Context: an optimization exercise on an open-source flow, tuned for small area. The choices shown serve that exercise and are no tape-out recipe. Function was checked by simulation only, so behaviour that the tests miss may differ from the original. The series may have gaps, and a smaller design here may also do less where the tests do not look.

===== constraint.sdc =====
create_clock -name core_clock -period 10.0 [get_ports {sys_clk}]
set_input_delay 2.0000 -clock core_clock [delete_from_list [all_inputs] [get_ports {sys_clk}]]
set_output_delay 2.0000 -clock core_clock [all_outputs]
set_load 0.01 [all_outputs]

===== design.v =====
`timescale 1ns / 1ps
module DEJITTER#(
		parameter	C_HOLD_BIT_NUMBER	=	16,
		parameter	C_INPUT_POLARITY	=	1'b0
	)
	(
    input           sys_clk,
    input           sys_rst,		
    input			signal_in,
    output			signal_out
    );
    reg	[C_HOLD_BIT_NUMBER - 1 : 0]	signal_hold;
    always @(posedge sys_clk) begin
    	if(sys_rst) begin
    		signal_hold <= {C_HOLD_BIT_NUMBER{!C_INPUT_POLARITY}};
    	end else begin
    		signal_hold <= {signal_hold[C_HOLD_BIT_NUMBER - 2 : 0],signal_in};
    	end
    end
    assign	signal_out	=	(signal_hold == {C_HOLD_BIT_NUMBER{C_INPUT_POLARITY}}) ? C_INPUT_POLARITY : !C_INPUT_POLARITY;
endmodule
`timescale 1ns / 1ps
module BLE_CTRL(
    input           sys_clk,
    input           sys_rst,	
 	input			motor_state,
 	input			motor_direction,
 	input			motor_alarm_reset,
 	output			fwd,
 	output			rev,
 	output			stop_mode,
 	output			m0,
 	output			m1,
 	output			alarm_reset,
 	input			speed_out,
 	input			alarm_out_n	
    );
	assign			m0	=	0;
	assign			m1	=	0;
	reg				o_fwd;
	reg				o_rev;
	always @(posedge sys_clk) begin
		if (sys_rst) begin 
			o_fwd	<=	0;
			o_rev	<=	0;
		end
		else if (motor_alarm_reset) begin 
			o_fwd	<=	0;
			o_rev	<=	0;
		end
		else if(motor_state) begin
			o_fwd	<=	motor_direction;
			o_rev	<=	~motor_direction;
		end else begin
			o_fwd	<=	0;
			o_rev	<=	0;
		end
	end
	assign			fwd	=	o_fwd;
	assign			rev	=	o_rev;
	reg				o_stop_mode;
	always @(posedge sys_clk) begin
		if(sys_rst) begin
			o_stop_mode <= 0;
		end else if(motor_alarm_reset) begin
			o_stop_mode <= 1;
		end else begin
			o_stop_mode <= 0;
		end
	end
	assign	stop_mode	=	o_stop_mode;
	reg	[31:0]			tmie_cnt;
	localparam			TIME_10S	=	32'h3B9A_CA00,
						TIME_10MS	=	32'h001E_8480,
						TIME_10US	=	32'h0000_07D0;
	reg					o_alarm_reset;
	always @(posedge sys_clk) begin 
		if(sys_rst) begin
			tmie_cnt <= 0;
		end else if(!alarm_out_n) begin
			tmie_cnt <= tmie_cnt + 1;
		end else if (motor_alarm_reset || alarm_reset) begin
			tmie_cnt <= 0;
		end
		else
			tmie_cnt <= tmie_cnt;
	end					
	always @(posedge sys_clk) begin
		if(sys_rst) begin
			o_alarm_reset <= 0;
		end else if(motor_alarm_reset) begin
			o_alarm_reset <= 1;
		end else if (tmie_cnt > TIME_10US) begin
			o_alarm_reset <= 1;
		end
		else 
			o_alarm_reset <= 0;
	end
	assign	alarm_reset	=	o_alarm_reset;
endmodule
`timescale 1ns / 1ps
module DAC_CTRL  #(   
    parameter C_AXI_ID_WIDTH       = 4,         
    parameter C_AXI_ADDR_WIDTH     = 32,        
    parameter C_AXI_DATA_WIDTH     = 64,        
    parameter C_AXI_NBURST_SUPPORT = 1'b0,      
    parameter C_AXI_BURST_TYPE     = 2'b00,     
    parameter WATCH_DOG_WIDTH      = 12,         
    parameter C_ADDR_SUMOFFSET     =   32'h0000_1000,
    parameter C_ADDR_MOTOR2ETH     =   32'h0000_0000,       
    parameter C_ADDR_ETH2MOTOR     =   32'hE000_0000    
)(    
    input                               sys_clk,
    input                               sys_rst,
   	output                            	saxi_wready,  
   	input [C_AXI_ID_WIDTH-1:0]        	saxi_wid,     
   	input [C_AXI_ADDR_WIDTH-1:0]      	saxi_waddr,   
   	input [7:0]                       	saxi_wlen,    
   	input [2:0]                       	saxi_wsize,   
   	input [1:0]                       	saxi_wburst,  
   	input [1:0]                       	saxi_wlock,   
   	input [3:0]                       	saxi_wcache,  
   	input [2:0]                       	saxi_wprot,   
   	input                             	saxi_wvalid,  
   	output                            	saxi_wd_wready,   
   	input [C_AXI_DATA_WIDTH-1:0]      	saxi_wd_wdata,     
   	input [C_AXI_DATA_WIDTH/8-1:0]    	saxi_wd_wstrb,     
   	input                             	saxi_wd_wlast,     
   	input                             	saxi_wd_wvalid,    
   	output  [C_AXI_ID_WIDTH-1:0]      	saxi_wb_bid,      
   	output  [1:0]                     	saxi_wb_bresp,    
   	output                            	saxi_wb_bvalid,   
   	input                             	saxi_wb_bready,   
   	output                            	saxi_rready,      
   	input [C_AXI_ID_WIDTH-1:0]        	saxi_rid,         
   	input [C_AXI_ADDR_WIDTH-1:0]      	saxi_raddr,       
   	input [7:0]                       	saxi_rlen,        
   	input [2:0]                       	saxi_rsize,       
   	input [1:0]                       	saxi_rburst,      
   	input [1:0]                       	saxi_rlock,       
   	input [3:0]                       	saxi_rcache,      
   	input [2:0]                       	saxi_rprot,       
   	input                             	saxi_rvalid,      
   	output  [C_AXI_ID_WIDTH-1:0]       	saxi_rd_rid,      
   	output  [1:0]                      	saxi_rd_rresp,    
   	output                             	saxi_rd_rvalid,   
   	output  [C_AXI_DATA_WIDTH-1:0]     	saxi_rd_rdata,    
   	output                             	saxi_rd_rlast,    
   	input                              	saxi_rd_rready,    
	input                               maxi_wready,  
	output [C_AXI_ID_WIDTH-1:0]         maxi_wid,     
	output [C_AXI_ADDR_WIDTH-1:0]       maxi_waddr,   
	output [7:0]                        maxi_wlen,    
	output [2:0]                        maxi_wsize,   
	output [1:0]                        maxi_wburst,  
	output [1:0]                        maxi_wlock,   
	output [3:0]                        maxi_wcache,  
	output [2:0]                        maxi_wprot,   
	output                              maxi_wvalid,  
	input                               maxi_wd_wready,   
	output [C_AXI_DATA_WIDTH-1:0]       maxi_wd_wdata,     
	output [C_AXI_DATA_WIDTH/8-1:0]     maxi_wd_wstrb,     
	output                              maxi_wd_wlast,     
	output                              maxi_wd_wvalid,    
	input  [C_AXI_ID_WIDTH-1:0]         maxi_wb_bid,      
	input  [1:0]                        maxi_wb_bresp,    
	input                               maxi_wb_bvalid,   
	output                              maxi_wb_bready,   
	input                               maxi_rready,      
	output [C_AXI_ID_WIDTH-1:0]         maxi_rid,         
	output [C_AXI_ADDR_WIDTH-1:0]       maxi_raddr,       
	output [7:0]                        maxi_rlen,        
	output [2:0]                        maxi_rsize,       
	output [1:0]                        maxi_rburst,      
	output [1:0]                        maxi_rlock,       
	output [3:0]                        maxi_rcache,      
	output [2:0]                        maxi_rprot,       
	output                              maxi_rvalid,      
	input  [C_AXI_ID_WIDTH-1:0]         maxi_rd_bid,      
	input  [1:0]                        maxi_rd_rresp,    
	input                               maxi_rd_rvalid,   
	input  [C_AXI_DATA_WIDTH-1:0]       maxi_rd_rdata,    
	input                               maxi_rd_rlast,    
	output                              maxi_rd_rready,    
 	output								sclk,
 	output								sync_n,
 	output								sdin,
 	output								reset_n,
 	input								sdo,
 	output								motor_state,
 	output								motor_direction,
 	output								motor_alarm_reset,
 	input								alarm_in_n,
 	input								alarm_reset,
 	output								trig_ad_convst
    );
	reg								sclk_p;
	reg								sclk_n;	
	reg								o_sync_n;
	reg								o_sdin;
	reg								o_reset_n;
	reg								o_motor_state;
	reg								o_moter_direction;
	reg								o_alarm_reset;
	reg								o_trig_ad;
	assign							sclk		=	sclk_p & sclk_n	;	
	assign							sync_n		=	o_sync_n;
	assign							sdin		=	o_sdin	;	
	assign							reset_n		=	o_reset_n;	
	assign                          motor_state     	=   o_motor_state;
	assign                          motor_direction 	=   o_moter_direction;
	assign							motor_alarm_reset	=	o_alarm_reset;
	assign							trig_ad_convst		=	o_trig_ad;
	reg [C_AXI_ID_WIDTH-1:0]        s_wr_wid;
	reg [C_AXI_ADDR_WIDTH-1:0]      s_wr_waddr;
	reg [7:0]                       s_wr_wlen;
	reg [1:0]                       s_wr_wburst;
	reg                             s_wr_wready;
	reg [C_AXI_DATA_WIDTH-1:0]      s_wd_wdata;
	reg [C_AXI_DATA_WIDTH/8-1:0]    s_wd_wstrb;
	reg                             s_wd_wready;
	reg								s_wb_bvalid;
	reg	[C_AXI_ID_WIDTH-1:0]      	s_wb_bid;
	reg [1:0]                     	s_wb_bresp;
	reg [C_AXI_ID_WIDTH-1:0]        s_rr_rid;
	reg [C_AXI_ADDR_WIDTH-1:0]      s_rr_raddr;
	reg [7:0]                       s_rr_rlen;
	reg [2:0]                       s_rr_rsize;
	reg [1:0]                       s_rr_rburst;
	reg                             s_rr_rready;
	reg [C_AXI_ID_WIDTH-1:0]        s_rd_rid;
	reg [1:0]                       s_rd_rresp;
	reg								s_rd_rvalid;
	reg [C_AXI_DATA_WIDTH-1:0]     	s_rd_rdata;  
	reg 							s_rd_rlast;
	function integer clogb2 (input integer bit_depth);              
	begin                                                           
	for(clogb2=0; bit_depth>0; clogb2=clogb2+1)                   
	  bit_depth = bit_depth >> 1;                                 
	end                                                           
	endfunction 
	localparam	[2:0]	AXI_SIZE	=	clogb2(C_AXI_DATA_WIDTH/8-1);
	localparam 	[7:0]	AXI_ADDR_INC	=	C_AXI_DATA_WIDTH/8;
	localparam	[2:0]	SUM_SIZE	=	clogb2(32/C_AXI_DATA_WIDTH-1);
	localparam  [3:0]               S_WRITE_IDLE     = 4'd0, 
									S_WRITE_ADDR     = 4'd1,
									S_WRITE_DATA     = 4'd2,                                        
									S_WRITE_RESPONSE = 4'd3,
									S_WRITE_TIME_OUT = 4'd4,
									DAC_RESET        = 4'd5,
									DAC_SYNC         = 4'd6,
									DAC_WRITE        = 4'd7,
									DAC_READ         = 4'd8;                               
   reg [8:0]                       s_write_state,
									s_write_next;
	reg [WATCH_DOG_WIDTH : 0]       s_wt_watch_dog_cnt;          
 	reg [7:0]                       s_write_data_cnt;	
 	reg								trig_write_start;
	always @(posedge sys_clk) begin
		if(sys_rst) begin
			trig_write_start <= 0;
		end else begin
			trig_write_start <= saxi_wvalid;
		end
	end
	reg		flag_dac_reset_over;
	reg		flag_dac_sync_over;
	reg		flag_dac_write_over;
	reg		flag_dac_read_over;
	always @(posedge sys_clk) begin
		if(sys_rst) begin
			s_write_state <= 9'b0_0010_0000;	 
		end else begin
			s_write_state	<= s_write_next;
		end
	end
	always @(*) begin
		s_write_next	=	0;		 
		case (1)
			s_write_state[S_WRITE_IDLE]	:	begin 
				if (trig_write_start)
					s_write_next[S_WRITE_ADDR]		=	1;
				else
					s_write_next[S_WRITE_IDLE]		=	1;
			end
			s_write_state[S_WRITE_ADDR]	:	begin 
				if (saxi_wready && saxi_wvalid)
					s_write_next[S_WRITE_DATA]		=	1;
				else
					s_write_next[S_WRITE_ADDR]		=	1;
			end
			s_write_state[S_WRITE_DATA] :	begin 
				if (flag_read_over)
					s_write_next[S_WRITE_RESPONSE]	=	1;
				else
					s_write_next[S_WRITE_DATA]		=	1;
			end
			s_write_state[S_WRITE_RESPONSE]	:	begin 
				if (saxi_wb_bvalid && saxi_wb_bready)
					s_write_next[DAC_READ]			=	1;		 
				else
					s_write_next[S_WRITE_RESPONSE]	=	1;			
			end
			s_write_state[S_WRITE_TIME_OUT] :	begin 
					s_write_next[S_WRITE_IDLE]		=	1;
			end
			s_write_state[DAC_RESET]	:	begin 
				if (flag_dac_reset_over)
					s_write_next[S_WRITE_IDLE]		=	1;
				else
					s_write_next[DAC_RESET]			=	1;
			end	
			s_write_state[DAC_SYNC]		:	begin 
				if (flag_dac_sync_over)
					s_write_next[DAC_WRITE]			=	1;
				else
					s_write_next[DAC_SYNC]			=	1;
			end							
			s_write_state[DAC_WRITE]	:	begin 
				if (flag_dac_write_over)
					s_write_next[DAC_READ]			=	1;
				else
					s_write_next[DAC_WRITE]			=	1;
			end
			s_write_state[DAC_READ]		:	begin 
				if (flag_dac_read_over)
					s_write_next[S_WRITE_IDLE]		=	1;
				else
					s_write_next[DAC_SYNC]			=	1;		 
			end
			default : s_write_next[S_WRITE_IDLE]		=	1;
		endcase
	end	
	reg	[4:0]	sclk_cnt;
	localparam	TIME_RESET	=	5'd4,	 
				TIME_SYNC	=	5'd10,	 
				BIT_SDI		=	5'd24;	
	reg	[9:0]	dac_voltage;	
	localparam	MOTOR_ENABLE	=	16'hEAEA,
				MOTOR_POSITVE	=	16'h1EAF,
				ALARM_RESET		=	16'hAAED;
	localparam	DAC_SUCCESS		=	16'hFBFB;
	localparam	ALARM_OUT		=	16'hAAAA;
	reg	[23:0]	dac_code;
	reg [23:0]	dac_read;
	localparam	DAC_CMD_WRITE	=	4'd3,
				DAC_CMD_READ	=	4'd9,
				DAC_VO_ALL		=	4'd9,
				DAC_VO_A		=	4'd1;	
	reg	[2:0]	read_in_cnt;
	reg			dac_complete;
	reg [31:0]	time_set;
	reg			flag_read_over;
	always @(posedge sys_clk) begin
		if(sys_rst) begin
			dac_voltage	<=	0;
			time_set	<=	0;
			sclk_cnt	<=	0;
			read_in_cnt	<=	0;
			o_reset_n	<=	1'b1;
			o_sync_n	<=	1'b1;
			o_sdin		<=	1'b0;
			dac_read	<=	0;
			dac_code	<=	0;
			dac_complete	<=	1'b0;
			flag_dac_read_over	<=	1'b0;
			flag_dac_sync_over	<=	1'b0;
			flag_dac_write_over	<=	1'b0;
			flag_dac_reset_over	<=	1'b0;
			flag_read_over		<=	1'b0;
			o_motor_state		<=	1'b0;
			o_moter_direction	<=	1'b1;
			o_alarm_reset		<=	1'b0;
		end else begin
			case (1)
				s_write_next[S_WRITE_IDLE]	:	begin 
												sclk_cnt	<=	0;
												read_in_cnt	<=	0;
												dac_voltage	<=	dac_voltage;
												o_reset_n	<=	1;
												o_sync_n	<=	1;
												o_sdin		<=	0;
												dac_read	<=	0;
												dac_complete		<=	0;
												flag_dac_read_over	<=	0;
												flag_dac_sync_over	<=	0;
												flag_dac_write_over	<=	0;
												flag_dac_reset_over	<=	0;
												flag_read_over		<=	0;
												o_motor_state	<=	alarm_reset ? 0 : o_motor_state;
				end	
				s_write_next[S_WRITE_DATA]	:	begin 
												if (saxi_wd_wvalid && saxi_wd_wready)
													sclk_cnt	<=	sclk_cnt + 1;
												else
													sclk_cnt	<=	sclk_cnt;
												case (sclk_cnt)
													5'd1	:	begin 
														o_motor_state		<=	(s_wd_wdata[63:48] == MOTOR_ENABLE);
														o_moter_direction	<=	(s_wd_wdata[47:32] == MOTOR_POSITVE);
														dac_voltage			<=	 s_wd_wdata[25:16];
														o_alarm_reset		<=	(s_wd_wdata[15:00] == ALARM_RESET);															
													end
													5'd2	:	begin 
														time_set			<=	s_wd_wdata[63:32];
														flag_read_over		<=	1;
													end
													default :  ;
												endcase											
				end
				s_write_next[S_WRITE_RESPONSE]	:	begin 
												sclk_cnt	<=	0;																		
				end
				s_write_next[DAC_RESET]			:	begin 
												if (sclk_cnt == TIME_RESET) begin 
													flag_dac_reset_over <=  1;
													sclk_cnt			<=	0;
												end
												else begin 
													if (!sclk_p && sclk_n)
														sclk_cnt	<=	sclk_cnt + 1;
													else
														sclk_cnt	<=	sclk_cnt;													
												end
												o_reset_n          	<=  !(sclk_cnt  < TIME_RESET);												
				end
				s_write_next[DAC_SYNC]			:	begin 
												if ((sclk_cnt == TIME_SYNC - 1) && (!sclk_p && sclk_n)) begin 
													flag_dac_sync_over 	<=  1;
													sclk_cnt			<=	0;
													o_sync_n			<=	0;
												end
												else begin 
													if (!sclk_p && sclk_n)
														sclk_cnt	<=	sclk_cnt + 1;
													else
														sclk_cnt	<=	sclk_cnt;													
												end	
				end
				s_write_next[DAC_WRITE]			:	begin 
												flag_dac_sync_over 	<=  0;
												if ((sclk_cnt == BIT_SDI - 1) && (!sclk_p && sclk_n)) begin 
													flag_dac_write_over <=  1;
													sclk_cnt			<=	0;
													o_sdin				<=	0;
													o_sync_n			<=	1;
												end
												else begin 
													if (!sclk_p && sclk_n) begin 
														o_sdin	<=	dac_code[23 - (sclk_cnt + 1)];
														sclk_cnt	<=	sclk_cnt + 1;
													end														
													else begin 
														sclk_cnt	<=	sclk_cnt;
														o_sdin		<=	(sclk_cnt == 0) ? dac_code[23] : o_sdin;
													end																											
												end
												if (read_in_cnt == 3 && sclk_p && !sclk_n)		 
													dac_read[23 - sclk_cnt]	<=	sdo;
												else
													dac_read	<=	dac_read;
				end
				s_write_next[DAC_READ]			:	begin 
												flag_dac_write_over <=  0;
												read_in_cnt			<=	read_in_cnt + 1;
												case (read_in_cnt)
													3'd0	:	dac_code	<=	{DAC_CMD_WRITE,DAC_VO_ALL,dac_voltage,6'd0};	 
													3'd1	:	dac_code	<=	{DAC_CMD_READ,DAC_VO_A,10'd0,6'd0};				 
													3'd2	:	dac_code	<=	0;												 
													3'd3	:	begin 
																dac_complete		<=	{dac_read[11:2] == dac_voltage};		 
																flag_dac_read_over	<=	1;
													end 
													default :  ;
												endcase
				end
				default :  ;
			endcase
		end
	end
reg	[31:0]	trig_cnt;
always @(posedge sys_clk) begin
	if(sys_rst) begin
		 trig_cnt	<=	0;
		 o_trig_ad	<=	0;
	end else begin
		 if (motor_state) begin 
		 	if (trig_cnt == time_set) begin 
			 	trig_cnt	<=	0;
			 	o_trig_ad	<=	1;		 		
		 	end
		 	else begin 
		 		trig_cnt	<=	trig_cnt + 1;
			 	o_trig_ad	<=	0;	
		 	end
		 end
		 else begin 
		 	trig_cnt	<=	0;
		 	o_trig_ad	<=	0;
		 end
	end
end
	reg	[7:0]	time_cnt;
	localparam	TIME_SCLK		=	8'd5;	 
	always @(posedge sys_clk) if (sys_rst) begin time_cnt <= 0; end else begin
		if (time_cnt == TIME_SCLK - 1)
			time_cnt	<=	0;
		else
			time_cnt	<=	time_cnt + 1;
	end
	always @(posedge sys_clk) if (sys_rst) begin sclk_p <= 1'b1; end else begin
			sclk_p	<=	(time_cnt <= 2);
	end
	always @(negedge sys_clk) if (sys_rst) begin sclk_n <= 1'b1; end else begin
			sclk_n	<=	(time_cnt <= 2);
	end	
	always @(posedge sys_clk) begin
		if(sys_rst) begin
			 s_wt_watch_dog_cnt	<=	0;
		end else begin
			 if (s_write_state != s_write_next)
			 	s_wt_watch_dog_cnt	<=	0;
			 else
			 	s_wt_watch_dog_cnt	<=	s_wt_watch_dog_cnt + 1; 
		end
	end	
	always @(posedge sys_clk) if (sys_rst) begin s_wr_wready <= 1'b0; end else begin
		if (s_write_state[S_WRITE_IDLE] && s_write_next[S_WRITE_ADDR])
			s_wr_wready	<=	1;
		else
			s_wr_wready	<=	0;
	end
	always @(posedge sys_clk) begin
		if(sys_rst) begin
			 s_wr_wid	<=	0;
		end else begin
			 if (saxi_wvalid && saxi_wready)
			 	s_wr_wid	<=	saxi_wid;
			 else
			 	s_wr_wid	<=	s_wr_wid;
		end
	end
	always @(posedge sys_clk) begin
		if(sys_rst) begin
			 s_wr_wlen	<=	0;
		end else begin
			 if (saxi_wvalid && saxi_wready)
			 	s_wr_wlen	<=	saxi_wlen + 1;
			 else
			 	s_wr_wlen	<=	s_wr_wlen;
		end
	end	
	always @(posedge sys_clk) begin
		if(sys_rst) begin
			s_wr_wburst	<=	0;
		end else begin
			s_wr_wburst	<=	saxi_wburst;	
		end
	end	
	assign	saxi_wready	=	s_wr_wready;
	always @(posedge sys_clk) if (sys_rst) begin s_write_data_cnt <= 0; end else begin
		if (s_write_next[S_WRITE_IDLE])
			s_write_data_cnt	<=	0;
		else if (s_write_state[S_WRITE_ADDR] && s_write_next[S_WRITE_DATA])		 
			s_write_data_cnt	<=	saxi_wlen;
		else if (saxi_wd_wvalid && saxi_wd_wready)
			s_write_data_cnt	<=	s_write_data_cnt - 1;
		else
			s_write_data_cnt	<=	s_write_data_cnt;
	end
	always @(posedge sys_clk) if (sys_rst) begin s_wd_wready <= 1'b0; end else begin
		if (s_write_state[S_WRITE_DATA] && s_write_next[S_WRITE_DATA])
			s_wd_wready	<=	saxi_wd_wvalid;		 
		else
			s_wd_wready	<=	0;
	end	
	always @(posedge sys_clk) begin
		if(sys_rst) begin
			 s_wd_wdata     <= 0;			 
		end else begin
			if (saxi_wd_wready && saxi_wd_wvalid)
				s_wd_wdata	<=	saxi_wd_wdata;		 
			else
				s_wd_wdata	<=	s_wd_wdata;
		end
	end
	assign	saxi_wd_wready	=	s_wd_wready;
	always @(posedge sys_clk) if (sys_rst) begin s_wb_bvalid <= 1'b0; end else begin
		if (s_write_next[S_WRITE_RESPONSE])
			s_wb_bvalid <= 1;
		else
			s_wb_bvalid <= 0;
	end
	assign	saxi_wb_bvalid	=	s_wb_bvalid;
	assign	saxi_wb_bid		=	0;	 
	assign	saxi_wb_bresp	=	2'b0;	 
	reg	[C_AXI_ID_WIDTH-1:0]		m_wid;
	reg	[C_AXI_ADDR_WIDTH-1:0]		m_waddr;
	reg	[7:0]						m_wlen;
	reg	[1:0]						m_wburst;
	reg								m_wvalid;
	reg	[C_AXI_DATA_WIDTH-1:0]		m_wd_wdata;
	reg	[C_AXI_DATA_WIDTH/8-1:0]	m_wd_wstrb;
	reg								m_wd_wlast;
	reg								m_wd_wvalid;
	reg								m_wb_ready;
	localparam  [3:0]               M_WRITE_IDLE     = 4'd0, 
									M_WRITE_ADDR     = 4'd1,
									M_WRITE_DATA     = 4'd2,										
									M_WRITE_RESPONSE = 4'd3,
									M_WRITE_TIME_OUT = 4'd4;								
       reg [4:0]                       m_write_state,
									m_write_next;
	reg [WATCH_DOG_WIDTH : 0]       m_wt_watch_dog_cnt;      
	reg	[7:0]						m_write_data_cnt;    
	reg                             trig_m_write_start;
	reg								flag_sum;
	reg 		alarm_in_n_d;
	reg			alarm_reset_d;
	always @(posedge sys_clk) if (sys_rst) begin alarm_in_n_d <= 1'b0; alarm_reset_d <= 1'b0; end else begin
		alarm_in_n_d	<=	alarm_in_n;
		alarm_reset_d	<=	alarm_reset;
	end
	always @(posedge sys_clk) begin
		if(sys_rst) begin
			trig_m_write_start <= 0;
		end else begin
			trig_m_write_start <= flag_sum;			 
		end
	end
	always @(posedge sys_clk) if (sys_rst) begin flag_sum <= 1'b0; end else begin
		if(maxi_wb_bvalid && maxi_wb_bready) begin
			 flag_sum <= 0;
		end else begin
			 flag_sum <= (flag_dac_read_over || (alarm_in_n_d && !alarm_in_n) || (alarm_reset_d && !alarm_reset)) ? 1 : flag_sum;
		end
	end
	reg	[63:0]	data2eth;	
	reg	[31:0]	data_sum;
	reg	[15:0]	data_complete;
	reg [15:0]	alarm_complete;
	always @(posedge sys_clk) if (sys_rst) begin data2eth <= 0; data_sum <= 0; end else begin
		if(flag_sum) begin
			data2eth[63:48] <=	motor_state ? MOTOR_ENABLE : 0;
			data2eth[47:32]	<=	motor_direction ? MOTOR_POSITVE : 0;
			data2eth[31:16]	<=	dac_voltage;
			data2eth[15:00]	<=	!alarm_in_n ? ALARM_OUT : 0;
			data_sum		<=	data2eth[63:48] + data2eth[47:32] + data2eth[31:16] + data2eth[15:00] + data_complete + alarm_complete + time_set[31:16] + time_set[15:00]; 
		end else if (maxi_wb_bvalid && maxi_wb_bready) begin
			data2eth 	<=	0;
			data_sum	<=	0;
		end
		else begin 
			data2eth 	<=	data2eth;
			data_sum	<=	data_sum;			
		end
	end
	always @(posedge sys_clk) if (sys_rst) begin data_complete <= 0; end else begin
		if(flag_dac_read_over) begin
			data_complete <= dac_complete ? DAC_SUCCESS : 0;
		end else begin
			data_complete <= data_complete;
		end
	end
	always @(posedge sys_clk) if (sys_rst) begin alarm_complete <= 0; end else begin
		if(alarm_reset_d && !alarm_reset)
			alarm_complete <= ALARM_RESET;
		else if (!flag_sum && maxi_wb_bvalid && maxi_wb_bready)
			alarm_complete <= 0;
		else 
			alarm_complete <= alarm_complete;
	end	
	always @(posedge sys_clk) begin
		if(sys_rst) begin
			m_write_state <= 1;
		end else begin
			m_write_state	<= m_write_next;
		end
	end
always @(*) begin
		m_write_next	=	0;		 
		case (1)
			m_write_state[M_WRITE_IDLE]	:	begin 
				if (trig_m_write_start)
					m_write_next[M_WRITE_ADDR]		=	1;
				else
					m_write_next[M_WRITE_IDLE]		=	1;
			end
			m_write_state[M_WRITE_ADDR]	:	begin 
				if (maxi_wready && maxi_wvalid)
					m_write_next[M_WRITE_DATA]		=	1;
				else
					m_write_next[M_WRITE_ADDR]		=	1;
			end
			m_write_state[M_WRITE_DATA] :	begin 
				if (maxi_wd_wvalid && maxi_wd_wready && maxi_wd_wlast)
					m_write_next[M_WRITE_RESPONSE]	=	1;
				else
					m_write_next[M_WRITE_DATA]		=	1;
			end
			m_write_state[M_WRITE_RESPONSE]	:	begin 
				if (maxi_wb_bvalid && maxi_wb_bready && flag_sum)
					m_write_next[M_WRITE_ADDR]		=	1;
				else if (maxi_wb_bvalid && maxi_wb_bready)
					m_write_next[M_WRITE_IDLE]		=	1;
				else
					m_write_next[M_WRITE_RESPONSE]	=	1;			
			end
			m_write_state[M_WRITE_TIME_OUT] :	begin 
					m_write_next[M_WRITE_IDLE]		=	1;
			end
			default : m_write_next[M_WRITE_IDLE]		=	1;
		endcase
	end	
	always @(posedge sys_clk) begin
		if(sys_rst) begin
			 m_wt_watch_dog_cnt	<=	0;
		end else begin
			 if (m_write_state != m_write_next)
			 	m_wt_watch_dog_cnt	<=	0;
			 else
			 	m_wt_watch_dog_cnt	<=	m_wt_watch_dog_cnt + 1; 
		end
	end
	always @(posedge sys_clk) if (sys_rst) begin m_waddr <= 0; m_wvalid <= 1'b0; end else begin
		 if (m_write_state[M_WRITE_ADDR] && m_write_next[M_WRITE_ADDR]) begin
			m_waddr	<=	flag_sum ? (C_ADDR_MOTOR2ETH + C_ADDR_SUMOFFSET) : C_ADDR_MOTOR2ETH;	 
		 	m_wvalid	<=	1;
		 end
		 else begin 
		 	m_waddr	<=	m_waddr;
		 	m_wvalid	<=	0;			 	
		 end
	end
	always @(posedge sys_clk) begin
		if(sys_rst) begin
			 m_wid	<=	0;
		end else begin
			 if (m_write_state[M_WRITE_IDLE] && m_write_next[M_WRITE_ADDR])
			 	m_wid	<=	m_wid + 1;
			 else
			 	m_wid	<=	m_wid;
		end
	end
	always @(posedge sys_clk) begin
		if(sys_rst) begin
			 m_wlen	<=	0;
		end else begin
			 if (m_write_state[M_WRITE_ADDR] && m_write_next[M_WRITE_ADDR])
			 	m_wlen	<=	flag_sum ? (1 - 1) : (2 - 1);			 			 
			 else
			 	m_wlen	<=	m_wlen;
		end
	end	
	assign	maxi_wid	=	m_wid;
	assign	maxi_waddr	=	m_waddr;
	assign	maxi_wlen	=	m_wlen;
	assign	maxi_wsize	=	AXI_SIZE;
	assign	maxi_wburst	=	C_AXI_BURST_TYPE;
	assign	maxi_wvalid	=	m_wvalid;
	assign	maxi_wlock	=	2'b0;
	assign	maxi_wcache	=	4'b0;
	assign	maxi_wprot	=	3'b0;	
	always @(posedge sys_clk) if (sys_rst) begin m_write_data_cnt <= 0; end else begin
		if (m_write_next[M_WRITE_IDLE])
			m_write_data_cnt	<=	0;
		else if (m_write_state[M_WRITE_ADDR] && m_write_next[M_WRITE_DATA])
			m_write_data_cnt	<=	maxi_wlen;
		else if (maxi_wd_wvalid && maxi_wd_wready)
			m_write_data_cnt	<=	m_write_data_cnt - 1;
		else
			m_write_data_cnt	<=	m_write_data_cnt;
	end
	always @(posedge sys_clk) if (sys_rst) begin m_wd_wdata <= 0; end else begin
		if (m_write_state[M_WRITE_DATA] && m_write_next[M_WRITE_DATA])
			if (flag_sum)
				m_wd_wdata	<=	data_sum;
			else 
				if (maxi_wd_wvalid && maxi_wd_wready)
					case (m_write_data_cnt - 1)
						8'd0	:	m_wd_wdata	<=	{data_complete,alarm_complete,time_set};		
						default : 	m_wd_wdata	<=	0;
					endcase
				else if (m_write_data_cnt == maxi_wlen)
					m_wd_wdata	<=	data2eth;
				else
					m_wd_wdata	<=	m_wd_wdata;
		else begin 
			m_wd_wdata	<=	0;				 	
		end
	end
	always @(posedge sys_clk) if (sys_rst) begin m_wd_wvalid <= 1'b0; end else begin
		 if (m_write_state[M_WRITE_DATA] && m_write_next[M_WRITE_DATA]) begin 
		 	m_wd_wvalid	<=	1;	 				 
		 end 
		 else begin 
		 	m_wd_wvalid	<=	0;				 	
		 end		
	end		
	always @(posedge sys_clk) if (sys_rst) begin m_wd_wlast <= 1'b0; end else begin
		 if (m_write_state[M_WRITE_DATA] && m_write_next[M_WRITE_DATA]) begin 
		 	m_wd_wlast	<=	(maxi_wlen == 0) ? 1 : (m_write_data_cnt == 1 && maxi_wd_wvalid && maxi_wd_wready);	 				 
		 end 
		 else begin 
		 	m_wd_wlast	<=	0;				 	
		 end		
	end	
	always @(posedge sys_clk) begin
		if(sys_rst) begin
			m_wd_wstrb	<=	0;
		end else begin
			if (m_write_state[M_WRITE_DATA] && m_write_next[M_WRITE_DATA])
				m_wd_wstrb	<=	{(C_AXI_DATA_WIDTH/8){1'b1}};
			else
				m_wd_wstrb	<=	0;
		end
	end
	assign	maxi_wd_wdata	=	m_wd_wdata;
	assign	maxi_wd_wstrb	=	m_wd_wstrb;
	assign	maxi_wd_wlast	=	m_wd_wlast;
	assign	maxi_wd_wvalid	=	m_wd_wvalid;
	always @(posedge sys_clk) if (sys_rst) begin m_wb_ready <= 1'b0; end else begin
		if (m_write_state[M_WRITE_RESPONSE] && !m_wb_ready)
			m_wb_ready <= maxi_wb_bvalid;
		else
			m_wb_ready <= 0;
	end
	assign	maxi_wb_bready	=	m_wb_ready;	
	assign	saxi_rready		=	1'b0;
	assign	saxi_rd_rid		=	0;
	assign	saxi_rd_rresp	=	2'b0;
	assign	saxi_rd_rvalid	=	1'b0;
	assign	saxi_rd_rdata	=	0;
	assign	saxi_rd_rlast	=	1'b0;
	assign	maxi_rid		=	0;
	assign	maxi_raddr		=	0;
	assign	maxi_rlen		=	8'b0;
	assign	maxi_rsize		=	3'b0;
	assign	maxi_rburst		=	2'b0;
	assign	maxi_rlock		=	2'b0;
	assign	maxi_rcache		=	4'b0;
	assign	maxi_rprot		=	3'b0;
	assign	maxi_rvalid		=	1'b0;
	assign	maxi_rd_rready	=	1'b0;
endmodule
`timescale 1ns / 1ps
module MOTOR_TOP#(   
    parameter C_AXI_ID_WIDTH       = 4,         
    parameter C_AXI_ADDR_WIDTH     = 16,        
    parameter C_AXI_DATA_WIDTH     = 64,        
    parameter C_AXI_NBURST_SUPPORT = 1'b0,      
    parameter C_AXI_BURST_TYPE     = 2'b00,     
    parameter WATCH_DOG_WIDTH      = 12,         
    parameter C_ADDR_SUMOFFSET     =   32'h0000_1000,
    parameter C_ADDR_MOTOR2ETH     =   32'h0000_0000,       
    parameter C_ADDR_ETH2MOTOR     =   32'hE000_0000    
)(    
    input                               sys_clk,
    input                               sys_rst,
   	output                            	saxi_wready,  
   	input [C_AXI_ID_WIDTH-1:0]        	saxi_wid,     
   	input [C_AXI_ADDR_WIDTH-1:0]      	saxi_waddr,   
   	input [7:0]                       	saxi_wlen,    
   	input [2:0]                       	saxi_wsize,   
   	input [1:0]                       	saxi_wburst,  
   	input [1:0]                       	saxi_wlock,   
   	input [3:0]                       	saxi_wcache,  
   	input [2:0]                       	saxi_wprot,   
   	input                             	saxi_wvalid,  
   	output                            	saxi_wd_wready,   
   	input [C_AXI_DATA_WIDTH-1:0]      	saxi_wd_wdata,     
   	input [C_AXI_DATA_WIDTH/8-1:0]    	saxi_wd_wstrb,     
   	input                             	saxi_wd_wlast,     
   	input                             	saxi_wd_wvalid,    
   	output  [C_AXI_ID_WIDTH-1:0]      	saxi_wb_bid,      
   	output  [1:0]                     	saxi_wb_bresp,    
   	output                            	saxi_wb_bvalid,   
   	input                             	saxi_wb_bready,   
   	output                            	saxi_rready,      
   	input [C_AXI_ID_WIDTH-1:0]        	saxi_rid,         
   	input [C_AXI_ADDR_WIDTH-1:0]      	saxi_raddr,       
   	input [7:0]                       	saxi_rlen,        
   	input [2:0]                       	saxi_rsize,       
   	input [1:0]                       	saxi_rburst,      
   	input [1:0]                       	saxi_rlock,       
   	input [3:0]                       	saxi_rcache,      
   	input [2:0]                       	saxi_rprot,       
   	input                             	saxi_rvalid,      
   	output  [C_AXI_ID_WIDTH-1:0]       	saxi_rd_rid,      
   	output  [1:0]                      	saxi_rd_rresp,    
   	output                             	saxi_rd_rvalid,   
   	output  [C_AXI_DATA_WIDTH-1:0]     	saxi_rd_rdata,    
   	output                             	saxi_rd_rlast,    
   	input                              	saxi_rd_rready,    
	input                               maxi_wready,  
	output [C_AXI_ID_WIDTH-1:0]         maxi_wid,     
	output [C_AXI_ADDR_WIDTH-1:0]       maxi_waddr,   
	output [7:0]                        maxi_wlen,    
	output [2:0]                        maxi_wsize,   
	output [1:0]                        maxi_wburst,  
	output [1:0]                        maxi_wlock,   
	output [3:0]                        maxi_wcache,  
	output [2:0]                        maxi_wprot,   
	output                              maxi_wvalid,  
	input                               maxi_wd_wready,   
	output [C_AXI_DATA_WIDTH-1:0]       maxi_wd_wdata,     
	output [C_AXI_DATA_WIDTH/8-1:0]     maxi_wd_wstrb,     
	output                              maxi_wd_wlast,     
	output                              maxi_wd_wvalid,    
	input  [C_AXI_ID_WIDTH-1:0]         maxi_wb_bid,      
	input  [1:0]                        maxi_wb_bresp,    
	input                               maxi_wb_bvalid,   
	output                              maxi_wb_bready,   
	input                               maxi_rready,      
	output [C_AXI_ID_WIDTH-1:0]         maxi_rid,         
	output [C_AXI_ADDR_WIDTH-1:0]       maxi_raddr,       
	output [7:0]                        maxi_rlen,        
	output [2:0]                        maxi_rsize,       
	output [1:0]                        maxi_rburst,      
	output [1:0]                        maxi_rlock,       
	output [3:0]                        maxi_rcache,      
	output [2:0]                        maxi_rprot,       
	output                              maxi_rvalid,      
	input  [C_AXI_ID_WIDTH-1:0]         maxi_rd_bid,      
	input  [1:0]                        maxi_rd_rresp,    
	input                               maxi_rd_rvalid,   
	input  [C_AXI_DATA_WIDTH-1:0]       maxi_rd_rdata,    
	input                               maxi_rd_rlast,    
	output                              maxi_rd_rready,    
 	output								sclk,
 	output								sync_n,
 	output								sdin,
 	output								reset_n,
 	input								sdo,
 	output			fwd,
 	output			rev,
 	output			stop_mode,
 	output			m0,
 	output			m1,
 	output			alarm_reset,
 	input			speed_out,
 	input			alarm_out_n,
 	output			trig_ad_convst
    );
	wire 	alarm_in_n;
	wire	motor_state;
	wire	motor_direction;
	wire	motor_alarm_reset;
	BLE_CTRL inst_BLE_CTRL
		(
			.sys_clk           (sys_clk),
			.sys_rst           (sys_rst),
			.motor_state       (motor_state),
			.motor_direction   (motor_direction),
			.motor_alarm_reset (motor_alarm_reset),
			.fwd               (fwd),
			.rev               (rev),
			.stop_mode         (stop_mode),
			.m0                (m0),
			.m1                (m1),
			.alarm_reset       (alarm_reset),
			.speed_out         (speed_out),
			.alarm_out_n       (alarm_in_n)
		);
	DAC_CTRL #(
			.C_AXI_ID_WIDTH(C_AXI_ID_WIDTH),
			.C_AXI_ADDR_WIDTH(C_AXI_ADDR_WIDTH),
			.C_AXI_DATA_WIDTH(C_AXI_DATA_WIDTH),
			.C_AXI_NBURST_SUPPORT(C_AXI_NBURST_SUPPORT),
			.C_AXI_BURST_TYPE(C_AXI_BURST_TYPE),
			.WATCH_DOG_WIDTH(WATCH_DOG_WIDTH),
			.C_ADDR_SUMOFFSET(C_ADDR_SUMOFFSET),
			.C_ADDR_MOTOR2ETH(C_ADDR_MOTOR2ETH),
			.C_ADDR_ETH2MOTOR(C_ADDR_ETH2MOTOR)
		) inst_DAC_CTRL (
			.sys_clk           (sys_clk),
			.sys_rst           (sys_rst),
			.saxi_wready       (saxi_wready),
			.saxi_wid          (saxi_wid),
			.saxi_waddr        (saxi_waddr),
			.saxi_wlen         (saxi_wlen),
			.saxi_wsize        (saxi_wsize),
			.saxi_wburst       (saxi_wburst),
			.saxi_wlock        (saxi_wlock),
			.saxi_wcache       (saxi_wcache),
			.saxi_wprot        (saxi_wprot),
			.saxi_wvalid       (saxi_wvalid),
			.saxi_wd_wready    (saxi_wd_wready),
			.saxi_wd_wdata     (saxi_wd_wdata),
			.saxi_wd_wstrb     (saxi_wd_wstrb),
			.saxi_wd_wlast     (saxi_wd_wlast),
			.saxi_wd_wvalid    (saxi_wd_wvalid),
			.saxi_wb_bid       (saxi_wb_bid),
			.saxi_wb_bresp     (saxi_wb_bresp),
			.saxi_wb_bvalid    (saxi_wb_bvalid),
			.saxi_wb_bready    (saxi_wb_bready),
			.saxi_rready       (saxi_rready),
			.saxi_rid          (saxi_rid),
			.saxi_raddr        (saxi_raddr),
			.saxi_rlen         (saxi_rlen),
			.saxi_rsize        (saxi_rsize),
			.saxi_rburst       (saxi_rburst),
			.saxi_rlock        (saxi_rlock),
			.saxi_rcache       (saxi_rcache),
			.saxi_rprot        (saxi_rprot),
			.saxi_rvalid       (saxi_rvalid),
			.saxi_rd_rid       (saxi_rd_rid),
			.saxi_rd_rresp     (saxi_rd_rresp),
			.saxi_rd_rvalid    (saxi_rd_rvalid),
			.saxi_rd_rdata     (saxi_rd_rdata),
			.saxi_rd_rlast     (saxi_rd_rlast),
			.saxi_rd_rready    (saxi_rd_rready),
			.maxi_wready       (maxi_wready),
			.maxi_wid          (maxi_wid),
			.maxi_waddr        (maxi_waddr),
			.maxi_wlen         (maxi_wlen),
			.maxi_wsize        (maxi_wsize),
			.maxi_wburst       (maxi_wburst),
			.maxi_wlock        (maxi_wlock),
			.maxi_wcache       (maxi_wcache),
			.maxi_wprot        (maxi_wprot),
			.maxi_wvalid       (maxi_wvalid),
			.maxi_wd_wready    (maxi_wd_wready),
			.maxi_wd_wdata     (maxi_wd_wdata),
			.maxi_wd_wstrb     (maxi_wd_wstrb),
			.maxi_wd_wlast     (maxi_wd_wlast),
			.maxi_wd_wvalid    (maxi_wd_wvalid),
			.maxi_wb_bid       (maxi_wb_bid),
			.maxi_wb_bresp     (maxi_wb_bresp),
			.maxi_wb_bvalid    (maxi_wb_bvalid),
			.maxi_wb_bready    (maxi_wb_bready),
			.maxi_rready       (maxi_rready),
			.maxi_rid          (maxi_rid),
			.maxi_raddr        (maxi_raddr),
			.maxi_rlen         (maxi_rlen),
			.maxi_rsize        (maxi_rsize),
			.maxi_rburst       (maxi_rburst),
			.maxi_rlock        (maxi_rlock),
			.maxi_rcache       (maxi_rcache),
			.maxi_rprot        (maxi_rprot),
			.maxi_rvalid       (maxi_rvalid),
			.maxi_rd_bid       (maxi_rd_bid),
			.maxi_rd_rresp     (maxi_rd_rresp),
			.maxi_rd_rvalid    (maxi_rd_rvalid),
			.maxi_rd_rdata     (maxi_rd_rdata),
			.maxi_rd_rlast     (maxi_rd_rlast),
			.maxi_rd_rready    (maxi_rd_rready),
			.sclk              (sclk),
			.sync_n            (sync_n),
			.sdin              (sdin),
			.reset_n           (reset_n),
			.sdo               (sdo),
			.motor_state       (motor_state),
			.motor_direction   (motor_direction),
			.motor_alarm_reset (motor_alarm_reset),
			.alarm_in_n        (alarm_in_n),
			.alarm_reset       (alarm_reset),
			.trig_ad_convst    (trig_ad_convst)
		);
	DEJITTER #(
			.C_HOLD_BIT_NUMBER(16),
			.C_INPUT_POLARITY(0)
		) inst_DEJITTER (
			.sys_clk    (sys_clk),
			.sys_rst    (sys_rst),
			.signal_in  (alarm_out_n),
			.signal_out (alarm_in_n)
		);
endmodule

===== config.mk =====
export PLATFORM = sky130hd
export DESIGN_NAME = MOTOR_TOP
export DESIGN_NICKNAME = MOTOR_TOP
export VERILOG_FILES = /design/flow/design.v
export SDC_FILE = /design/flow/constraint.sdc
export NUM_CORES = 4
export LEC_CHECK = 0
export CAP_MARGIN = 20
export CORE_MARGIN = 2
export CORE_UTILIZATION = 40
export SLEW_MARGIN = 20

===== run.sh =====
#!/bin/bash
# synth_recipe.tcl (not shown) runs the flow's synth.tcl, then flattens the netlist and writes it again
# the make line also repeats each setting of config.mk as NAME=value (left out here)
make -C /OpenROAD-flow-scripts/flow DESIGN_CONFIG=/design/flow/config.mk WORK_HOME=/design/flow/orfs CLKGATE_MAP_FILE= SYNTH_SCRIPT=/design/flow/synth_recipe.tcl finish

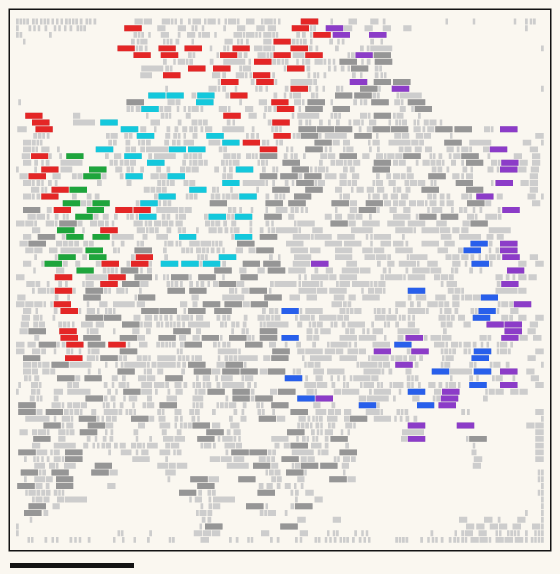
**Above:** run 1 (where the registers sit).
The bar under the picture is 50 um long. Other sequential cells in the stronger grey, the rest of the logic in the fainter grey.
- green: `inst_DEJITTER.signal_hold` (flops 16; where west)
- cyan: `inst_BLE_CTRL.tmie_cnt` (flops 32)
- blue: `inst_DAC_CTRL.data_sum` (flops 20)
- purple: `inst_DAC_CTRL.m_wd_wdata` (flops 37)
- red: `inst_DAC_CTRL.s_wd_wdata` (flops 58)
- not coloured: 184

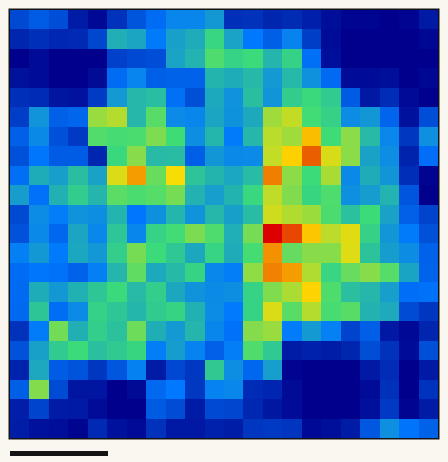
**Above:** run 1 (wiring heat map).
The bar under the picture is 50 um long. The die is cut into 22 by 22 equal tiles; dark blue is low, red is high, scaled to the fullest tile. Values are wire area over tile area, all layers added.
- fullest tile: 0.55
- tiles over half the peak: 17%
- emptiest ninth of the die: south-east
- nearly empty tiles: 9.3%
- densest ninth of the die: centre
- mean over tiles: 0.16

==> results.yml, run 1 <==
critical_path:
  crit_arrival_ns: 6.68
  worstPathRequired_ns: 8.00
  crit_fanout: 4
  crit_path_end_kind: "output pin"
  reg2reg_setup_slack_ns: 3.33
  critPathKind: "flip-flop to output pin"
  r2r_cells: 6
  reg2reg_from: "inst_DAC_CTRL.sclk_n"
placement:
  place.gp.congestion: 0.9313
  hpwl_um: 35260
  io_buffers: 156
cts:
  clock_latency_ns: 0.60
  post-cts-setup-buffers: 0
  cts_buffer_depth: 3
  cts.sinks: 347
  cts_root_buffer: "clkbuf_16"
  h-tree-depth: 2
  clkTransAtPathRegs_ns: 0.05
  cts_buffers: 41
  post_cts_resized: 0
  cts_hold_buf: 0
synthesis:
  synth_seq_cells: 347
  seq_area_frac_synth_pct: 37.87
  synth.most_common_cell: "dfxtp_1"
  synth_mux_area_share_pct: 1.344
  ys_warn_count: 3
  yosysTopAreaCellShare_pct: 37.87
  synth-xor-area-share_pct: 4.918
  avgSynthCellArea_um2: 8.543
  synthCells: 2147
  synth_simple_gate_area_share_pct: 20.55
  async_reset_ff_share_pct: 0
  synth_top_family_by_area: "simple AND/OR/NAND/NOR gates"
  ys_top_cells_by_count: "347 x dfxtp_1, 317 x nand2_1, 198 x buf_4, 181 x a21oi_1, 170 x nor2_1"
  synth_edf_count: 0
  syn-cell-area_um2: 18340
global_route:
  grt_pass1_wl_um: 75310
  first_global_vias: 13682
  grt_start_max_net_pins: 173
run:
  drv_cap: 0
min_path:
  hp-class: "flip-flop to flip-flop"
  min_to: "inst_DEJITTER.signal_hold[15]"
  worstHoldStart: "inst_DEJITTER.signal_hold[14]"
die:
  core-area_um2: 45280
  std_cell_rows: 78
  io-pin-count: 504
  die_y_um: 218.1
  start_util_pct: 40.51
  dieArea_um2: 47590
  die_w_um: 218.1
route:
  dr.first_iter.drc_count: 1052
  num_vias: 14679
  dr.pass1.iters: 5
  drt_wl_total_um: 48270
  avgRoutedWirePerCell_um: 16.87
  drt.antenna.violating_nets: 0
  via_per_inst: 5.131
timing:
  finalSetupViolCount: 0
  relSlewSlack_pct: 29.97
  finalSetupTns_ns: 0
  fin_skew_ns: 0.04447
  rsz0062_at_grt: "no"
  tightest_slew_ns: 1.050
  finalHoldViolCount: 0
  drv_slew: 0
outcome:
  outcome: "timing/DRC/antenna clean"
cells_and_area:
  final_layout_size_suffix_gt1_share_pct: 5.529
  diodes: 0
  nFillCells: 4466
  nNetsFinal: 2604
  syn2layout_area_growth_pct: 13.93
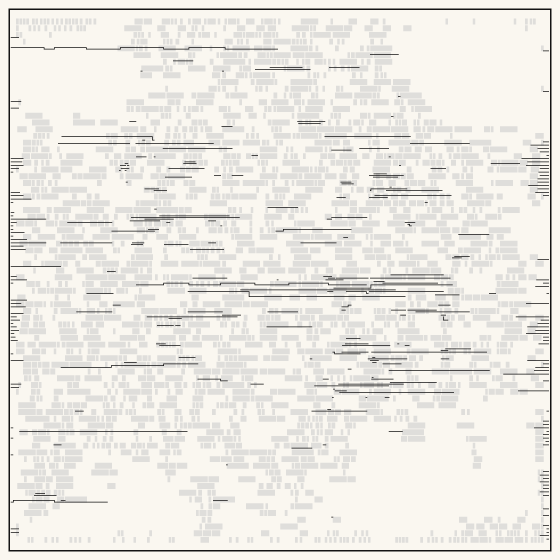
**Above:** run 1 (metal 3).
- share of all routed wire: 5.5%
- nets with wire on the layer: 215
- longest straight run: 67.6 um

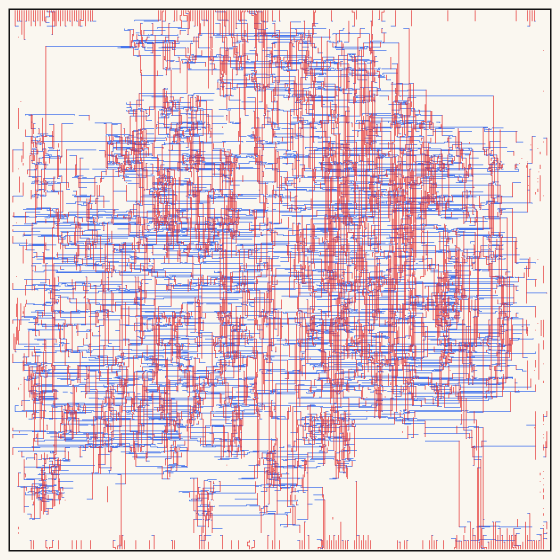
**Above:** run 1 (metal layers overlaid).
Two of the layers only.
- red: metal 2 (wire length 22.2 mm)
- blue: metal 1 (wire length 22.1 mm)

## run 1: worst max path at each step
stage | cells after the start | start | endpoint
4_1_cts | 2 | inst_DAC_CTRL.sclk_n | sclk
2_1_floorplan | 4 | sys_rst | inst_DAC_CTRL.sclk_n
5_1_grt | 2 | inst_DAC_CTRL.sclk_n | sclk
3_5_place_dp | 2 | inst_DAC_CTRL.sclk_n | sclk
3_3_place_gp | 2 | inst_DAC_CTRL.sclk_n | sclk
6_report | 2 | inst_DAC_CTRL.sclk_n | sclk
## run 1: critical path, cell delays in order, from the launching register on
cell,delay [ns]
dfxtp_1,0.37
and2_1,0.16
clkdlybuf4s50_1,0.54
## run 1: per-stage QoR
stage	cell area, um^2	hold WS [ns]	utilization, %	setup slack (ns)
finish	20900	0.4404	46.15	1.323
global placement	19560	0.4232	43.20	1.932
CTS	20900	0.4454	46.15	1.307
detailed placement	19570	0.4274	43.21	1.946
floorplan	18960	0.4175	-	2.207
global route	20900	0.4643	46.15	1.252
## run 1: cells in the final DEF, fill, tap and decap left out, drive strengths merged, types with 9 or more instances in the layout
| cell type | count |
|---|---|
| nand2 | 317 |
| nand2b | 11 |
| nor3 | 56 |
| a221oi | 20 |
| conb | 166 |
| or2 | 19 |
| fa | 54 |
| or3 | 10 |
| a21oi | 182 |
| nor4 | 31 |
| xnor2 | 66 |
| mux2i | 19 |
| clkdlybuf4s50 | 155 |
| a311oi | 9 |
| clkbuf | 62 |
| xor2 | 37 |
| dfxtp | 347 |
| nand4 | 37 |
| ha | 69 |
| nand3 | 62 |
| a31oi | 17 |
| nand4b | 9 |
| a2111oi | 13 |
| nor2 | 170 |
| buf | 16 |
| and2 | 12 |
| o21ai | 54 |
| nor2b | 11 |
| a211oi | 9 |
| and3 | 20 |
| a22o | 16 |
| inv | 88 |
## run 1: layout make-up
cell class / count / area, um^2 / area share (%)
multi-input cells: 1582 / 9848 / 47.13
clock buffers: 62 / 1246 / 5.963
inverters: 88 / 330.3 / 1.581
flip-flops and latches: 347 / 6947 / 33.24
clock inverters: 11 / 87.58 / 0.4191
repair buffers: 171 / 1688 / 8.077
well taps: 600 / 750.7 / 3.592
## run 1: flip-flops by register name, summed over array words and instances (netlist names), 3 cells and up
register                        count
inst_BLE_CTRL.tmie_cnt             32
inst_DAC_CTRL.dac_code             13
inst_DAC_CTRL.dac_read             10
inst_DAC_CTRL.dac_voltage          10
inst_DAC_CTRL.data2eth             13
inst_DAC_CTRL.data_sum             20
inst_DAC_CTRL.m_wd_wdata           37
inst_DAC_CTRL.m_wid                 4
inst_DAC_CTRL.m_write_data_cnt      8
inst_DAC_CTRL.m_write_state         4
inst_DAC_CTRL.read_in_cnt           3
inst_DAC_CTRL.s_wd_wdata           58
inst_DAC_CTRL.s_write_state         8
inst_DAC_CTRL.sclk_cnt              5
inst_DAC_CTRL.time_cnt              8
inst_DAC_CTRL.time_set             32
inst_DAC_CTRL.trig_cnt             32
inst_DEJITTER.signal_hold          16
## run 1: metal layers
layer	GRT usage [%]	up-vias	routed length (um)
met2	32.02	425	22200
met4	6.825	0	1381
met3	3.118	85	2630
li1	-	7173	-
met1	27.48	6996	22060
met5	0	-	0
## run 1: kinds of logic (layout without fill, tap and decap cells)
kind of cell             Yosys count  after routing
buffers and inverters            382            332
AO/OA/AOI/OAI                    372            372
flip-flops                       347            347
AND/OR/NAND/NOR                  796            796
other                              2            166
adder cells (fa/ha/maj)          123            123
multiplexers                      22             22
XOR/XNOR                         103            103
**Run 1: the routed nets**

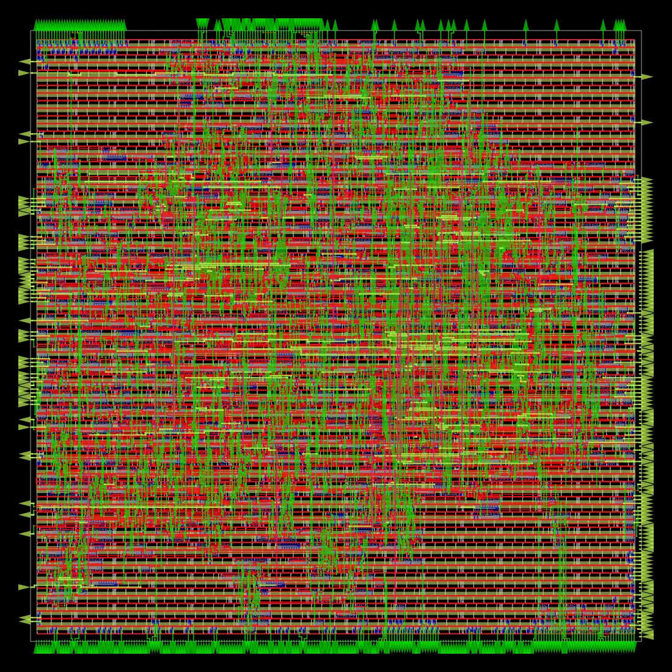

==> run 2, diff against run 1 <==
--- a/config.mk
+++ b/config.mk
@@ -5,7 +5,9 @@
 export SDC_FILE = /design/flow/constraint.sdc
 export NUM_CORES = 4
 export LEC_CHECK = 0
+export ABC_AREA = 1
 export CAP_MARGIN = 20
 export CORE_MARGIN = 2
 export CORE_UTILIZATION = 40
+export CTS_BUF_LIST = sky130_fd_sc_hd__clkbuf_2
 export SLEW_MARGIN = 20
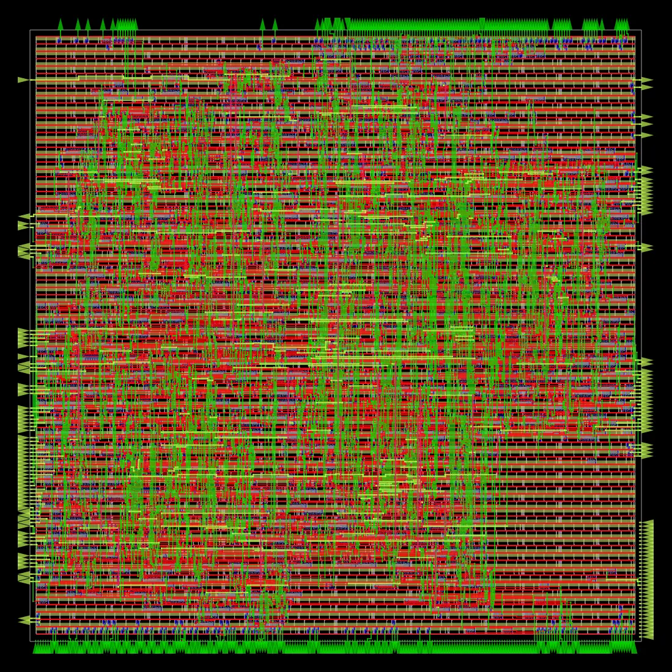
**Above:** run 2 (the routed nets).
via count: 17338
max layer used: met4
Routed WL: 55530 um
DR WL/cell: 15.67 um
Total GRT Usage: 21.80%

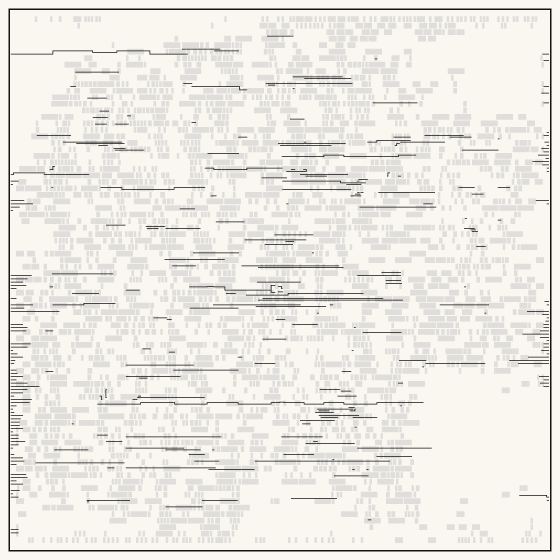
**Above:** run 2 (metal 3).
- longest straight run: 60.3 um
- nets with wire on the layer: 219
- wire length on this layer: 2960 um
- share of all routed wire: 5.3%

==> results.yml, run 2 <==
outcome:
  outcome: "timing/DRC/antenna clean"
cells_and_area:
  layout_common_cells: "509 x nand2_1, 347 x dfxtp_1, 297 x inv_1"
  final_layout_size_suffix_gt1_share_pct: 8.188
  final_common_cell: "nand2_1"
  largest_reg_flops: 58
  fin_area_um2: 21710
  nNetsFinal: 3221
  syn2layout_area_growth_pct: 10.64
  largest_register: "inst_DAC_CTRL.s_wd_wdata"
  top_regs: "inst_DAC_CTRL.s_wd_wdata (58), inst_DAC_CTRL.m_wd_wdata (37)"
critical_path:
  cpMaxStageDelayCell: "clkdlybuf4s50_1"
  startpoint_type: "flip-flop"
  r2r_end: "inst_DAC_CTRL.sclk_cnt[1]"
  critPathKind: "flip-flop to output pin"
  cp_slowest_stage_delay_ns: 0.53
  worstPathRequired_ns: 8.00
  crit_family: "buffers and inverters"
  crit_fanout: 2
  reg2reg_from: "inst_DAC_CTRL.sclk_n"
  crit_arrival_ns: 6.91
  crit_chain: "nand2_1, inv_1, clkdlybuf4s50_1"
  reg2reg_setup_slack_ns: 3.29
  crit_path_end_kind: "output pin"
  r2r_cells: 9
  worst-path-buf-inv: 2
placement:
  post_dp_cell_area_um2: 20820
  io_buffers: 156
  place.gp.congestion: 0.9123
  hpwl_um: 42420
  pre_cts_ws_ns: 2.033
die:
  io-pin-count: 504
  die_w_um: 225.5
  die_y_um: 225.5
  core-area_um2: 48650
  start_util_pct: 40.33
  dieArea_um2: 50840
  std_cell_rows: 81
global_route:
  use_met2_pct: 35.25
  grt_antenna_before_repair: 4
  met1_usage_pct: 29.84
  overflow: 0
  met3_usage_pct: 4.107
  grt_start_max_net_pins: 92
  grt_pass1_wl_um: 87020
  grt.busiest_layer: "met2"
  first_global_vias: 16332
min_path:
  hold_depth: 2
  worstHoldStart: "inst_DEJITTER.signal_hold[4]"
  hp-class: "flip-flop to flip-flop"
  min_to: "inst_DEJITTER.signal_hold[5]"
cts:
  cts_tree: "yes"
  clock_latency_ns: 1.06
  clkTransAtPathRegs_ns: 0.10
  cts.sinks: 347
  cts_buffer_depth: 3
  post-cts-setup-buffers: 0
  cts_root_buffer: "clkbuf_2"
  post_cts_resized: 0
  h-tree-depth: 3
  cts_buffers: 96
  cts_hold_buf: 0
synthesis:
  synth_top_flop_cell: "dfxtp_1"
  synth.most_common_cell: "nand2_1"
  synth_edf_count: 0
  yosysTopAreaCellShare_pct: 35.41
  synth.largest_area_cell: "dfxtp_1"
  avgSynthCellArea_um2: 7.264
  async_reset_ff_share_pct: 0
  synthCells: 2701
  syn-cell-area_um2: 19620
  ys_top_cells_by_count: "511 x nand2_1, 347 x dfxtp_1, 298 x inv_1, 287 x nor2_1, 241 x a21oi_1"
  synth_cell_types: 55
  ys_top_cells_by_area: "dfxtp_1 35%, nand2_1 9.8%, buf_4 7.7%, a21oi_1 6.1%, inv_1 5.7%"
  seq_area_frac_synth_pct: 35.41
  ys_warn_count: 3
  synth_seq_cells: 347
timing:
  finalHoldViolCount: 0
  fin_ws_ns: 1.091
  drv_slew: 0
  relSlewSlack_pct: 35.92
  fin_skew_ns: 0.1145
  rsz0062_at_grt: "no"
  tightest_slew_ns: 0.9612
  finalSetupTns_ns: 0
  whs_ns: 0.4166
  finalSetupViolCount: 0
route:
  dr.pass1.iters: 5
  remaining_drc_errors: 0
  drt.antenna.violating_nets: 0
  via_per_inst: 4.894
  dr.first_iter.drc_count: 1186
run:
  drv_cap: 0
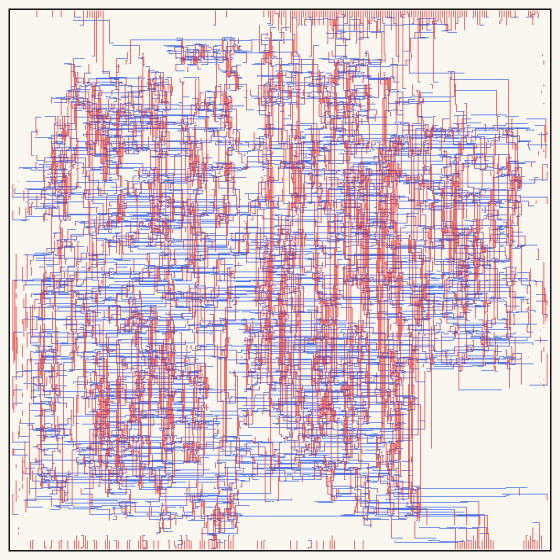
**Above:** run 2 (metal layers overlaid).
Two of the layers only.

run 2: changes by cell type in the layout (fill, tap and decap cells not counted), sizes merged, moves of 20 or more:
cell | previous run | this run
a21oi | 182 | 241
a221oi | 20 | 0
clkbuf | 62 | 141
inv | 88 | 316
nand2 | 317 | 519
nand3 | 62 | 133
nand4 | 37 | 58
nor2 | 170 | 304
o21ai | 54 | 191
xnor2 | 66 | 2
run 2: worst max-delay path by stage:
stage                               startpoint                    to  slack [ns]  depth (start not counted)
after CTS                 inst_DAC_CTRL.sclk_n                  sclk        0.95                          3
final                     inst_DAC_CTRL.sclk_n                  sclk        1.09                          3
after floorplan                        sys_rst  inst_DAC_CTRL.sclk_n        2.12                          4
after detailed placement  inst_DAC_CTRL.sclk_n                  sclk        2.03                          3
after global routing      inst_DAC_CTRL.sclk_n                  sclk        0.89                          3
after global placement    inst_DAC_CTRL.sclk_n                  sclk        2.03                          3
run 2: metrics by stage:
stage               cells  util, %
finish               3543    44.62
global route         3542    44.62
CTS                  3541    44.61
detailed placement   3373    42.81
global placement     3373    42.80
floorplan            2865        -
run 2: worst min-delay path: cells and delay by family (launching register included):
| kind | cells | cell delay (ns) |
|---|---|---|
| and+or+nand+nor | 1 | 0.04 |
| buffers and inverters | 1 | 0.04 |
| DFF | 1 | 0.32 |
run 2: cell families after synthesis:
family / count (synthesis) / synth area share (%)
and+or+nand+nor: 1134 / 25.42
buffers and inverters: 600 / 15.52
AOI/OAI and AO/OA: 472 / 12.65
DFF: 347 / 35.41
adders and majority gates: 123 / 9.910
xor gates and xnor gates: 23 / 1.065
other: 2 / 0.03828
run 2: layout make-up:
cell class / instances / area (um^2)
flip-flops and latches: 347 / 6947
clock buffers: 141 / 705.7
clock inverters: 28 / 177.7
multi-input cells: 1918 / 10250
fillers: 5082 / 26940
inverters: 316 / 1189
diodes: 2 / 5.005
well taps: 622 / 778.2
repair buffers: 169 / 1654
run 2: routing by layer:
metal / wire length (um) / part of all wire [%]
met1: 26150 / 47
met4: 896 / 1.6
met3: 2960 / 5.3
met5: 0 / 0
met2: 25520 / 46
